This is an optimization exercise on Yosys and OpenROAD, whose aim is small area, not a production implementation. Where RTL was checked, it was by simulation tests only, not by an equivalence proof against the original. Not every run is shown, and edits may drop behaviour that the tests do not exercise. Function not checked in run 2: the RTL went through the layout flow alone. The flow treats the clock pin as an ideal source, which a real chip does not have. Power figures rest on the tool's default switching activity, not on a simulated workload.

===== flow/flow/run.sh =====
#!/bin/bash
# Standard ORFS layout with a few extra knobs:
#  - port buffers are the smallest buffer (buf_1) instead of the flow's default pick
#  - CTS without dummy loads, clkbuf_16 root and tree buffers, clkbuf_8 leaf buffers
#    in larger sink clusters; post_cts.tcl then upsizes any clock buffer whose
#    flip-flop clock pins see too slow a slew
#  - the largest buffers are kept out of the post-synthesis repair steps
set -uo pipefail
PDU="sky130_fd_sc_hd__probe_p_8 sky130_fd_sc_hd__probec_p_8 sky130_fd_sc_hd__lpflow_bleeder_1 sky130_fd_sc_hd__lpflow_clkbufkapwr_1 sky130_fd_sc_hd__lpflow_clkbufkapwr_16 sky130_fd_sc_hd__lpflow_clkbufkapwr_2 sky130_fd_sc_hd__lpflow_clkbufkapwr_4 sky130_fd_sc_hd__lpflow_clkbufkapwr_8 sky130_fd_sc_hd__lpflow_clkinvkapwr_1 sky130_fd_sc_hd__lpflow_clkinvkapwr_16 sky130_fd_sc_hd__lpflow_clkinvkapwr_2 sky130_fd_sc_hd__lpflow_clkinvkapwr_4 sky130_fd_sc_hd__lpflow_clkinvkapwr_8 sky130_fd_sc_hd__lpflow_decapkapwr_12 sky130_fd_sc_hd__lpflow_decapkapwr_3 sky130_fd_sc_hd__lpflow_decapkapwr_4 sky130_fd_sc_hd__lpflow_decapkapwr_6 sky130_fd_sc_hd__lpflow_decapkapwr_8 sky130_fd_sc_hd__lpflow_inputiso0n_1 sky130_fd_sc_hd__lpflow_inputiso0p_1 sky130_fd_sc_hd__lpflow_inputiso1n_1 sky130_fd_sc_hd__lpflow_inputiso1p_1 sky130_fd_sc_hd__lpflow_inputisolatch_1 sky130_fd_sc_hd__lpflow_isobufsrc_1 sky130_fd_sc_hd__lpflow_isobufsrc_16 sky130_fd_sc_hd__lpflow_isobufsrc_2 sky130_fd_sc_hd__lpflow_isobufsrc_4 sky130_fd_sc_hd__lpflow_isobufsrc_8 sky130_fd_sc_hd__lpflow_isobufsrckapwr_16 sky130_fd_sc_hd__lpflow_lsbuf_lh_hl_isowell_tap_1 sky130_fd_sc_hd__lpflow_lsbuf_lh_hl_isowell_tap_2 sky130_fd_sc_hd__lpflow_lsbuf_lh_hl_isowell_tap_4 sky130_fd_sc_hd__lpflow_lsbuf_lh_isowell_4 sky130_fd_sc_hd__lpflow_lsbuf_lh_isowell_tap_1 sky130_fd_sc_hd__lpflow_lsbuf_lh_isowell_tap_2 sky130_fd_sc_hd__lpflow_lsbuf_lh_isowell_tap_4"
BIG="sky130_fd_sc_hd__buf_8 sky130_fd_sc_hd__buf_12 sky130_fd_sc_hd__buf_16 sky130_fd_sc_hd__bufbuf_16 sky130_fd_sc_hd__bufbuf_8"
bash standard.sh synth > synth.log 2>&1 || exit 1
bash standard.sh \
  "CTS_ARGS=-sink_clustering_enable -repair_clock_nets -dont_use_dummy_load -root_buf sky130_fd_sc_hd__clkbuf_16 -tree_buf sky130_fd_sc_hd__clkbuf_16 -sink_clustering_size 28 -sink_clustering_max_diameter 100 -buf_list sky130_fd_sc_hd__clkbuf_8" \
  "POST_CTS_TCL=$PWD/flow/post_cts.tcl" \
  "BUFFER_PORTS_ARGS=-buffer_cell sky130_fd_sc_hd__buf_1" \
  "DONT_USE_CELLS=$PDU $BIG" \
  finish > finish.log 2>&1

===== flow/flow/post_cts.tcl =====
# Upsize clock buffers whose flip-flop clock pins see too slow a slew.
set clk_slew_target 0.105
set up_map [dict create \
  sky130_fd_sc_hd__clkbuf_1 sky130_fd_sc_hd__clkbuf_2 \
  sky130_fd_sc_hd__clkbuf_2 sky130_fd_sc_hd__clkbuf_4 \
  sky130_fd_sc_hd__clkbuf_4 sky130_fd_sc_hd__clkbuf_8 \
  sky130_fd_sc_hd__clkbuf_8 sky130_fd_sc_hd__clkbuf_16]
for {set iter 0} {$iter < 4} {incr iter} {
  estimate_parasitics -placement
  set fix {}
  foreach pin [get_pins -hierarchical */CLK] {
    if {[get_property $pin slew_max] > $clk_slew_target} {
      set net [get_nets -of_objects $pin]
      foreach drv [get_pins -of_objects $net -filter "direction == output"] {
        set inst [get_cells -of_objects $drv]
        dict set fix [get_full_name $inst] [get_property $inst ref_name]
      }
    }
  }
  set n 0
  dict for {name ref} $fix {
    if {[dict exists $up_map $ref]} {
      replace_cell [get_cells $name] [dict get $up_map $ref]
      incr n
    }
  }
  puts "post_cts: pass $iter upsized $n clock drivers"
  if {$n == 0} { break }
}
detailed_placement
estimate_parasitics -placement

===== flow/standard.sh =====
#!/bin/bash
# synth_recipe.tcl (not shown) runs the flow's synth.tcl, then flattens the netlist and writes it again
# the make line also repeats each setting of config.mk as NAME=value (left out here)
make -C /OpenROAD-flow-scripts/flow DESIGN_CONFIG=/design/flow/config.mk WORK_HOME=/design/flow/orfs CLKGATE_MAP_FILE= SYNTH_SCRIPT=/design/flow/synth_recipe.tcl "${@:-finish}"

===== flow/config.mk =====
export PLATFORM = sky130hd
export DESIGN_NAME = RegFile
export DESIGN_NICKNAME = RegFile
export VERILOG_FILES = /design/flow/design.v
export SDC_FILE = /design/flow/constraint.sdc
export NUM_CORES = 4
export LEC_CHECK = 0
export CAP_MARGIN = 0
export CORE_MARGIN = 2
export CORE_UTILIZATION = 40
export GPL_TIMING_DRIVEN = 0
export SLEW_MARGIN = 0
export SYNTH_HIERARCHICAL = 1
export SYNTH_MINIMUM_KEEP_SIZE = 0

===== flow/constraint.sdc =====
create_clock -name core_clock -period 10.0 [get_ports {clk}]
set_input_delay 2.0000 -clock core_clock [delete_from_list [all_inputs] [get_ports {clk}]]
set_output_delay 2.0000 -clock core_clock [all_outputs]
set_load 0.01 [all_outputs]

===== flow/design.v =====
module RegFile #( parameter
                    width = 32, count = 32
                  ) (
                    read_enable,write_enable, read_addr1, read_addr2, read_data1, read_data2 ,write_data, clk, rst
                    ,write_addr
                  );
  input read_enable, write_enable, clk, rst;
  input [width - 1 : 0] write_data;
  input [4 : 0] read_addr1, read_addr2, write_addr;
  output reg [width - 1 : 0] read_data1, read_data2;
  reg [count - 1 : 0] valid;
  integer i;
  reg [count - 1 : 0] wsel, wseln, rsel1, rsel2;
  always @*
  begin
    for (i = 0; i < count; i = i + 1)
    begin
      wsel[i]  = write_enable & (write_addr == i);
      wseln[i] = ~write_enable | (write_addr != i);
      rsel1[i] = read_enable & valid[i] & (read_addr1 == i);
      rsel2[i] = read_enable & valid[i] & (read_addr2 == i);
    end
  end
  always @(posedge clk, posedge rst)
  begin
    if (rst == 1'b1)
      valid <= {count{1'b0}};
    else
      valid <= valid | wsel;
  end
  wire [width * count - 1 : 0] q;
  wire [width - 1 : 0] next1, next2;
  genvar g, b;
  generate
    for (g = 0; g < count; g = g + 1)
    begin : word
      reg [width - 1 : 0] data;
      wire [width - 1 : 0] d;
      for (b = 0; b < width; b = b + 1)
      begin : wbits
        RegFile_wbit wb (
          .q(data[b]), .w(write_data[b]), .s(wsel[g]), .sn(wseln[g]), .d(d[b])
        );
      end
      always @(posedge clk)
        data <= d;
      assign q[g * width +: width] = data;
    end
    for (b = 0; b < width; b = b + 1)
    begin : rbit
      wire [count - 1 : 0] col;
      for (g = 0; g < count; g = g + 1)
      begin : c
        assign col[g] = q[g * width + b];
      end
      RegFile_rmux m1 (
        .d({read_data1[b], col}), .s({~read_enable, rsel1}), .y(next1[b])
      );
      RegFile_rmux m2 (
        .d({read_data2[b], col}), .s({~read_enable, rsel2}), .y(next2[b])
      );
    end
  endgenerate
  always @(negedge clk)
  begin
    read_data1 <= next1;
    read_data2 <= next2;
  end
endmodule
module RegFile_wbit (q, w, s, sn, d);
  input q, w, s, sn;
  output d;
  assign d = (q & sn) | (w & s);
endmodule
module RegFile_aoi3 (d, s, yn);
  input [2 : 0] d, s;
  output yn;
  assign yn = ~|(d & s);
endmodule
module RegFile_rmux (d, s, y);
  input [32 : 0] d, s;
  output y;
  wire [10 : 0] yn;
  genvar k;
  generate
    for (k = 0; k < 11; k = k + 1)
    begin : t
      RegFile_aoi3 a (.d(d[3 * k +: 3]), .s(s[3 * k +: 3]), .yn(yn[k]));
    end
  endgenerate
  assign y = ~&yn;
endmodule

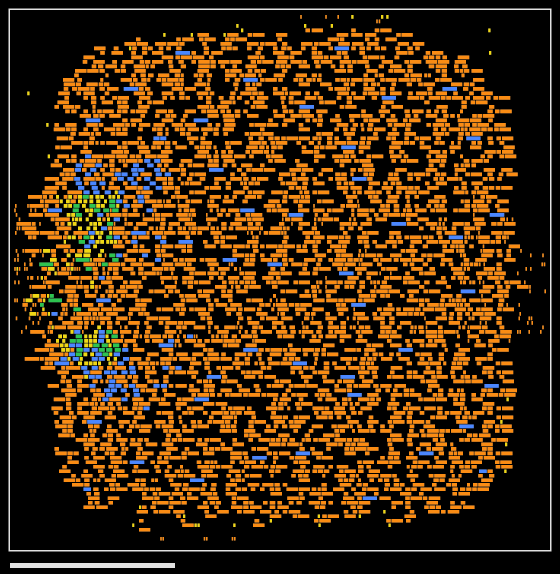
Run 1: cell sizes after repair
Bar = 100 um.
| colour | size | cells | share | most used |
|---|---|---|---|---|
| yellow | _2 cells | 149 | 4.1% | and3_2 |
| green | _3 and _4 cells | 38 | 1.0% | nor2_4 |
| blue | _6 and larger | 152 | 4.1% | buf_6 |
| orange | _0 and _1 cells | 3326 | 91% | dfxtp_1 |

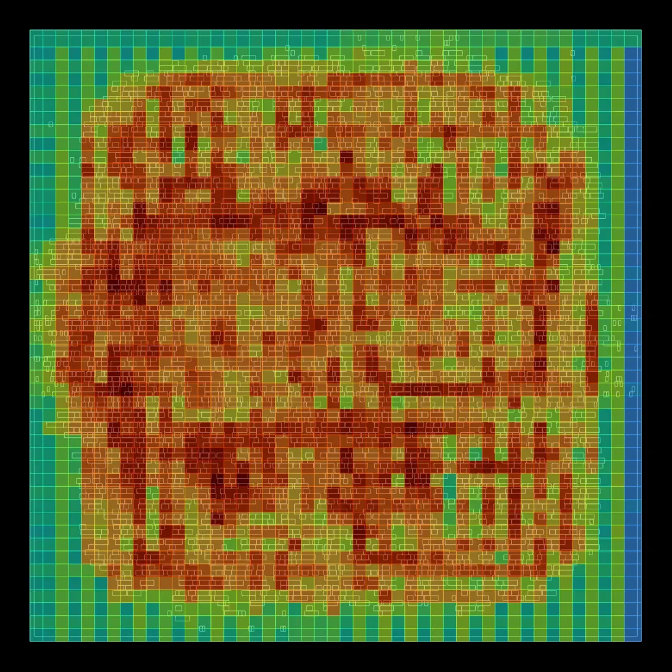
Run 1: track usage over the die
GRT Total Usage: 33.79%
met2 usage: 44.74%

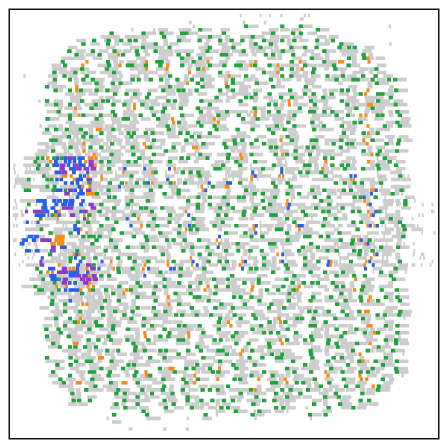
Run 1: selected gate families
| colour | family | cells | where |
|---|---|---|---|
| blue | and/or cells | 154 | a horizontal strip, middle |
| purple | nor cells | 44 | left middle |
| green | non-inverting ao/oa cells | 1056 | all over the die |
| orange | nand cells | 234 | all over the die |

==> summary.md, run 1 <==
| Metric | Value |
|---|---|
| Layer with the highest usage | met1 |
| Power per cell area | 208.5 mW/mm2 |
| Die X | 326.5 um |
| Switching share of power | 28.27% |
| Hold Crit Class | reg2reg |
| Clock tree sinks | 1120 |
| Fin. max-slew vios | 0 |
| Relative max-transition margin | 20.04% |
| Starting Density | 40.25% |
| Layout cells sized above 1 | 9.250% |
| Met1 Use GR | 46.92% |
| WL per Instance | 38.11 um |
| Most frequent cells in the layout | dfxtp_1 (1088), a22o_1 (1024), a222oi_1 (704), nand4_1 (129), buf_6 (105) |
| FF-to-FF setup slack | 2.42 ns |
| RSZ-0062 raised after global routing | no |
| Io pins | 115 |
| Reg2Reg Depth | 4 |
| DR vias | 40240 |
| Crit end category | flop |
| CTS tree | done |
| Setup TNS | 0 ns |
| Met3 usage | 12.04% |
| Antenna violations before repair | 3 |
| Worst EP required | 5.55 ns |
| Port Buf Inserts | 114 |
| Final setup viols | 0 |
| Hold Path End | valid[22]$_DFF_PP0_ |
| Status | no timing/DRC/antenna violations |
| Combinational fraction of design power | 13.0% |
| Die height | 326.5 um |
| Most common cell after layout, fill and taps aside | dfxtp_1 |
| Yosys top cell by area | dfxtp_1 |
| HP Start | valid[22]$_DFF_PP0_ |
| Max Used Layer | met5 |
| Vias in the first global route | 37500 |
| RR Startpoint | valid[6]$_DFF_PP0_ |
| RR Endpoint | read_data2[15]$_DFF_N_ |
| Slew of the pin with the lowest slew margin | 1.199 ns |
| Worst slack at placement | 0.1980 ns |
| Drt initial violations | 10530 |
| Leak pwr | 17.68 nW |
| Area Growth Syn to Fin | 12.38% |
| Via density | 7.975 |
| Synth Register Bits | 1120 |
| EDFF count, synth | 0 |
| Area after DPL | 0.04536 mm2 |
| Startpoint Class | input port |
| Synthesized area | 0.04160 mm2 |
| Worst skew pair latency | 0.70 ns |
| Crit path kind | in2reg |
| Clock share of power | 24.3% |
| Routed Antenna Nets | 0 |
| Worst clock skew | 0.08330 ns |
| CP cell instances | buf_1 > clkbuf_1 > and4bb_2 > and3_2 > a222oi_1 > nand4_1 > or3_1 |
| Gpl congestion | 0.9707 |
| Fin util | 45.23% |
| Worst setup margin | 0.6342 ns |
| Worst-path clk slew | 0.09 ns |
| Area contributors post-synth | dfxtp_1 (52%), a22o_1 (22%), a222oi_1 (17%) |
| Sequential Power Share | 62.7% |
| Die area | 0.1066 mm2 |
| Final wirelength | 192300 um |
| CP arrival | 4.92 ns |
| YS warnings | 7 |
| Post-synth ARST share | 2.857% |
| Hold slack | 0.4772 ns |
| Largest net degree at the start of global routing | 47 |
| # rows | 118 |
| Slowest cell on the critical path | a222oi_1 |
| Final nets | 3718 |
| HPWL after detailed placement | 116800 um |
| Yosys cell types | 30 |
| Psw | 2.755 mW |
| First-pass GRT wire length | 268400 um |
| Synthesized instance count | 3337 |
| Post-layout instance area | 0.04675 mm2 |
| # Max-Cap Violations | 0 |
| Met3 WL | 30620 um |
| Met1 WL | 74930 um |
| Fin cells | 5046 |
| Synth Net Count | 3388 |
| Core Footprint | 0.1033 mm2 |
| Crit path max fanout | 32 |
| Crit path largest cell delay | 0.73 ns |
| Total power | 9.746 mW |
| Overflow after GRT | 0 |
| Inst Count DP | 4935 |
| Routed wl met2 | 74030 um |
| Post-synth top area share | 52.36% |
| Seq/Total Area, Yosys | 54.28% |
| Power Internal | 6.991 mW |
| Top FF cell, synth | dfxtp_1 |
| DRC viols | 0 |
| Worst Hold Path Cells | 1 |
| Final Hold Viols | 0 |
| Avg Cell Area, Syn | 12.47 um2 |
| Pre-Repair DR Iteration Count | 14 |
| Peak supply drop | 0.0001245 V |
run 1: cells by family (layout without fill, tap and decap cells):
logic type / count (synthesis) / after routing / synth area share, %
simple gates: 432 / 432 / 6.352
compound gates: 1760 / 1760 / 39.08
flops: 1120 / 1120 / 54.28
other cells: 0 / 1 / 0
buf+inv: 25 / 353 / 0.2887
run 1: per-module statistics from Yosys (local to each module, per instance):
module / cell area, um2 / flip-flops and latches
RegFile: 24060 / 1120
RegFile_rmux: 23.77 / 0
RegFile_aoi3: 10.01 / 0
RegFile_wbit: 8.758 / 0
run 1: registers in the layout, indices dropped and copies added, names as in the netlist:
register    count
read_data1     32
valid          32
read_data2     32
word.data    1024
run 1: layout make-up:
class | count | area, um2
Inverter | 2 | 7.507
Antenna cell | 1 | 2.502
Multi-Input combinational cell | 2192 | 19290
Tap cell | 1380 | 1727
Sequential cell | 1120 | 22580
Timing Repair Buffer | 218 | 1639
Fill cell | 9621 | 56600
Buffer | 22 | 108.9
Clock buffer | 47 | 1154
Clock inverter | 64 | 240.2
run 1: cell usage after synthesis, types with 8 or more instances:
cell type,n
dfxtp_1,1088
and4bb_2,9
nand2_1,33
nand4_1,129
and4b_1,9
clkbuf_1,10
nand3_1,64
a22o_1,1024
dfrtp_1,32
buf_2,8
nor2_1,31
a21o_1,32
and3_1,64
a222oi_1,704
or3_1,64
run 1: power groups by stage:
| stage | combinational (mW) | clock, mW | sequential [mW] |
|---|---|---|---|
| floorplan | 0.901 | 0.0395 | 5.97 |
| global placement | 1.18 | 0.0395 | 6.12 |
| detailed placement | 1.24 | 0.0395 | 6.14 |
| global route | 1.35 | 2.54 | 6.20 |
| finish | 1.27 | 2.37 | 6.11 |
run 1: worst max-delay path, delay by kind of cell:
kind                   cells  cell delay [ns]
AO/OA/AOI/OAI              1             0.73
buffers and inverters      2             0.41
AND/OR/NAND/NOR            4             1.75
run 1: worst max-delay path by stage:
stage | end | slack [ns] | startpoint | cells after the start
final | read_data2[15]$_DFF_N_ | 0.63 | read_enable | 7
after floorplan | read_data1[0]$_DFF_N_ | 1.23 | read_enable | 6
after global placement | read_data2[1]$_DFF_N_ | -0.43 | read_enable | 7
after global routing | read_data2[15]$_DFF_N_ | 0.64 | read_enable | 7
after detailed placement | read_data2[15]$_DFF_N_ | 0.20 | read_enable | 7
==> run 1 -> run 2 <==
==> flow/design.v (replaced) <==
module RegFile #( parameter
                    width = 32, count = 32
                  ) (
                    read_enable,write_enable, read_addr1, read_addr2, read_data1, read_data2 ,write_data, clk, rst
                    ,write_addr
                  );
  input read_enable, write_enable, clk, rst;
  input [width - 1 : 0] write_data;
  input [4 : 0] read_addr1, read_addr2, write_addr;
  output reg [width - 1 : 0] read_data1, read_data2;
  integer i;
  reg [width - 1 : 0] regFile [0 : count - 1];
  always @(posedge clk, posedge rst)
  begin
    if (rst == 1'b1)
    begin
      for (i = 0; i < count; i = i + 1)
      begin
        regFile[i] <= 'b0;
      end
    end
    else if (write_enable == 1'b1)
    begin
      regFile[write_addr]
             <= write_data;
    end
  end
  always @(negedge clk)
  begin
    if (read_enable == 1'b1)
    begin
      read_data1 <= regFile[read_addr1]
                 ;
      read_data2 <= regFile[read_addr2]
                 ;
    end
  end
endmodule
==> flow/run.sh (new file) <==
#!/bin/bash
# synth_recipe.tcl (not shown) runs the flow's synth.tcl, then flattens the netlist and writes it again
# the make line also repeats each setting of config.mk as NAME=value (left out here)
make -C /OpenROAD-flow-scripts/flow DESIGN_CONFIG=/design/flow/config.mk WORK_HOME=/design/flow/orfs CLKGATE_MAP_FILE= SYNTH_SCRIPT=/design/flow/synth_recipe.tcl finish
==> flow/config.mk (replaced) <==
export PLATFORM = sky130hd
export DESIGN_NAME = RegFile
export DESIGN_NICKNAME = RegFile
export VERILOG_FILES = /design/flow/design.v
export SDC_FILE = /design/flow/constraint.sdc
export NUM_CORES = 4
export LEC_CHECK = 0
export CAP_MARGIN = 20
export CORE_MARGIN = 2
export CORE_UTILIZATION = 40
export SLEW_MARGIN = 20
removed: flow/flow/run.sh
removed: flow/flow/post_cts.tcl
removed: flow/standard.sh
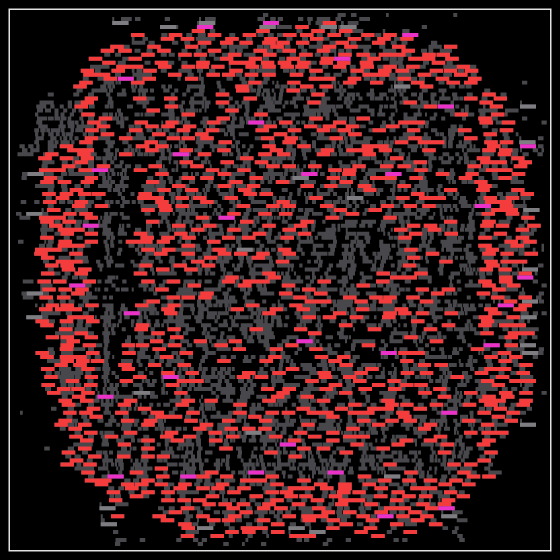
Run 2: where the registers sit
| colour | signal | sequential cells | where |
|---|---|---|---|
| red | `regFile` | 1024 | all over the die |
| magenta | `read_data2` | 32 | all over the die |
not coloured: 32

==> summary.md, run 2 <==
| Metric | Value |
|---|---|
| Synthesized instance count | 4452 (was 3337) |
| Final setup viols | 0 (unchanged) |
| Crit path kind | in2reg (unchanged) |
| Yosys top cell by area | dfrtp_1 (was dfxtp_1) |
| Clock tree sinks | 1088 (was 1120) |
| Port Buf Inserts | 114 (unchanged) |
| Top FF cell, synth | dfrtp_1 (was dfxtp_1) |
| First-pass GRT wire length | 382800 um (was 268400 um) |
| WL per Instance | 43.56 um (was 38.11 um) |
| Switching share of power | 29.89% (was 28.27%) |
| Psw | 3.835 mW (was 2.755 mW) |
| Starting Density | 40.14% (was 40.25%) |
| Vias in the first global route | 44900 (was 37500) |
| Power Internal | 8.996 mW (was 6.991 mW) |
| Post-synth ARST share | 94.12% (was 2.857%) |
| Fin util | 47.50% (was 45.23%) |
| YS warnings | 2 (was 7) |
| Io pins | 115 (unchanged) |
| # rows | 134 (was 118) |
| Layout cells sized above 1 | 35.66% (was 9.250%) |
| Final wirelength | 285600 um (was 192300 um) |
| Area Growth Syn to Fin | 18.35% (was 12.38%) |
| Slowest cell on the critical path | nor2_4 (was a222oi_1) |
| Overflow after GRT | 0 (unchanged) |
| Top cells by count, synth | mux2_2 (1026), dfrtp_1 (1024), a22oi_1 (756), nand2_1 (223), clkbuf_1 (193) (was dfxtp_1 (1088), a22o_1 (1024), a222oi_1 (704), nand4_1 (129)) |
| Status | no timing/DRC/antenna violations (unchanged) |
| Startpoint Class | input port (unchanged) |
| Fin. max-slew vios | 0 (unchanged) |
| Gpl congestion | 1.009 (was 0.9707) |
| RSZ-0062 raised after global routing | no (unchanged) |
| Drt initial violations | 8943 (was 10530) |
| Antenna violations before repair | 16 (was 3) |
| Routed Antenna Nets | 0 (unchanged) |
| Total CTS buffers | 118 |
| Worst clock skew | 0.05735 ns (was 0.08330 ns) |
| Post-synth top area share | 48.02% (was 52.36%) |
| Worst skew pair latency | 0.79 ns (was 0.70 ns) |
| Core Footprint | 0.1330 mm2 (was 0.1033 mm2) |
| Seq/Total Area, Yosys | 51.62% (was 54.28%) |
| Final Hold Viols | 0 (unchanged) |
| Die height | 369.3 um (was 326.5 um) |
| Total power | 12.83 mW (was 9.746 mW) |
| Relative max-transition margin | 16.63% (was 20.04%) |
| Synth Net Count | 4503 (was 3388) |
| Combinational fraction of design power | 13.6% (was 13.0%) |
| Worst EP required | 5.61 ns (was 5.55 ns) |
| Final nets | 4723 (was 3718) |
| Slew of the pin with the lowest slew margin | 1.246 ns (was 1.199 ns) |
| EDFF count, synth | 64 (was 0) |
| Layout fillers | 12120 (was 9621) |
| CTS tree | done (unchanged) |
| Pre-Repair DR Iteration Count | 10 (was 14) |
| Most common cell in the netlist | mux2_2 (was dfxtp_1) |
| Worst-path clk slew | 0.06 ns (was 0.09 ns) |
| Most frequent cells in the layout | mux2_2 (1026), dfrtp_1 (1024), a22oi_1 (756), buf_4 (272), nand2_1 (209) (was dfxtp_1 (1088), a22o_1 (1024), a222oi_1 (704), nand4_1 (129), buf_6 (105)) |
| Via density | 7.272 (was 7.975) |
| P_comb | 1.74 mW (was 1.27 mW) |
| DRC viols | 0 (unchanged) |
| Peak supply drop | 0.0001534 V (was 0.0001245 V) |
| Crit path max fanout | 18 (was 32) |
| Yosys cell types | 72 (was 30) |
| Largest Register | regFile (was word.data) |
| Die area | 0.1364 mm2 (was 0.1066 mm2) |
| DR vias | 47680 (was 40240) |
| Crit end category | flop (unchanged) |
| Power per cell area | 203.1 mW/mm2 (was 208.5 mW/mm2) |
| Sequential power | 6.24 mW (was 6.11 mW) |
| CP arrival | 4.90 ns (was 4.92 ns) |
| Clk. pwr | 4.85 mW (was 2.37 mW) |
| Biggest regs | regFile (1024), read_data1 (32), read_data2 (32) |
| Area contributors post-synth | dfrtp_1 (48%), mux2_2 (22%), a22oi_1 (11%) (was dfxtp_1 (52%), a22o_1 (22%), a222oi_1 (17%)) |
| Pwr top | registers (unchanged) |
| Clock share of power | 37.8% (was 24.3%) |
| GRT Total Usage | 40.87% (was 33.79%) |
| Largest net degree at the start of global routing | 165 (was 47) |
| Synth Register Bits | 1088 (was 1120) |
| HPWL after detailed placement | 174500 um (was 116800 um) |
| CP cell instances | clkdlybuf4s50_1 > buf_12 > nand2b_1 > buf_4 > nor2_4 > buf_4 > a22oi_1 > nand4_1 > nor4_1 > nor2_1 (was buf_1 > clkbuf_1 > and4bb_2 > and3_2 > a222oi_1 > nand4_1 > or3_1) |
| Synthesized area | 0.05337 mm2 (was 0.04160 mm2) |
| Leak pwr | 27.47 nW (was 17.68 nW) |
| Die X | 369.3 um (was 326.5 um) |
| Most common cell after layout, fill and taps aside | mux2_2 (was dfxtp_1) |
| # Max-Cap Violations | 0 (unchanged) |
| Max reg flops | 1024 (unchanged) |
| Hold Crit Class | reg2reg (unchanged) |
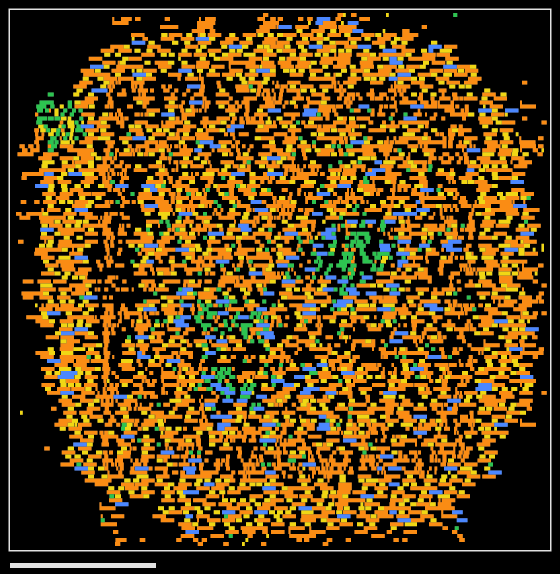
Run 2: cell sizes after repair
Bar = 100 um.
| colour | size | cells | share | most used |
|---|---|---|---|---|
| blue | _6 and larger | 230 | 4.8% | clkbuf_16 |
| orange | _0 and _1 cells | 3073 | 64% | dfrtp_1 |
| green | _3 and _4 cells | 363 | 7.6% | buf_4 |
| yellow | _2 cells | 1110 | 23% | mux2_2 |

## run 2: worst paths after layout
path	from	to	slack, ns	depth (start not counted)
worst max-delay path	read_addr2[3]	read_data2[11]$_DFFE_NP_	0.71	10
worst min-delay path	regFile[4][25]$_DFFE_PP0P_	regFile[4][25]$_DFFE_PP0P_	0.52	1
worst max register to register	regFile[19][15]$_DFFE_PP0P_	read_data2[15]$_DFFE_NP_	2.77	6
worst min register to register	regFile[4][25]$_DFFE_PP0P_	regFile[4][25]$_DFFE_PP0P_	0.52	1
max in group asynchronous	rst	regFile[26][29]$_DFFE_PP0P_	6.49	4
min in group asynchronous	rst	regFile[6][10]$_DFFE_PP0P_	1.79	3
## run 2: final cells by class
type | count | area (um2) | area share (%)
flip-flops and latches | 1088 | 27550 | 43.61
multi-input cells | 2939 | 24480 | 38.77
repair buffers | 452 | 4399 | 6.965
clock buffers | 148 | 3462 | 5.481
well taps | 1768 | 2212 | 3.502
clock inverters | 140 | 987.2 | 1.563
inverters | 9 | 37.54 | 0.05943
diodes | 12 | 30.03 | 0.04754
## run 2: worst max-delay path: cells and delay by family
| kind | cells | cell delay (ns) |
|---|---|---|
| AND/OR/NAND/NOR | 5 | 1.39 |
| AO/OA/AOI/OAI | 1 | 0.15 |
| buffers and inverters | 4 | 1.32 |
## run 2: stage by stage
| step | area [um2] | hold WS [ns] | TNS [ns] | instances | worst slack, ns |
|---|---|---|---|---|---|
| 2_1_floorplan | 53370 | 0.4870 | -6260.67 | 4452 | -6.114 |
| 5_1_grt | 63130 | 0.5358 | 0 | 6545 | 0.7178 |
| 6_report | 63160 | 0.5238 | 0 | 6556 | 0.7125 |
| 3_5_place_dp | 58750 | 0.5106 | 0 | 6257 | 0.1535 |
| 4_1_cts | 63190 | 0.5247 | 0 | 6544 | 0.9287 |
| 3_3_place_gp | 58750 | 0.5012 | 0 | 6257 | 0.1640 |
## run 2: layer usage
layer	share of wire [%]	wire [um]	track usage, %
met5	0.055	158	0.7123
met4	8.0	22980	26.96
met3	14	41100	15.04
met2	40	115500	56.68
met1	37	105900	53.09
## run 2: cells by family after synthesis
| group | after synthesis | synth area share, % |
|---|---|---|
| buf+inv | 425 | 3.451 |
| simple gates | 791 | 7.371 |
| compound gates | 1073 | 14.95 |
| flops | 1088 | 51.62 |
| mux | 1075 | 22.61 |
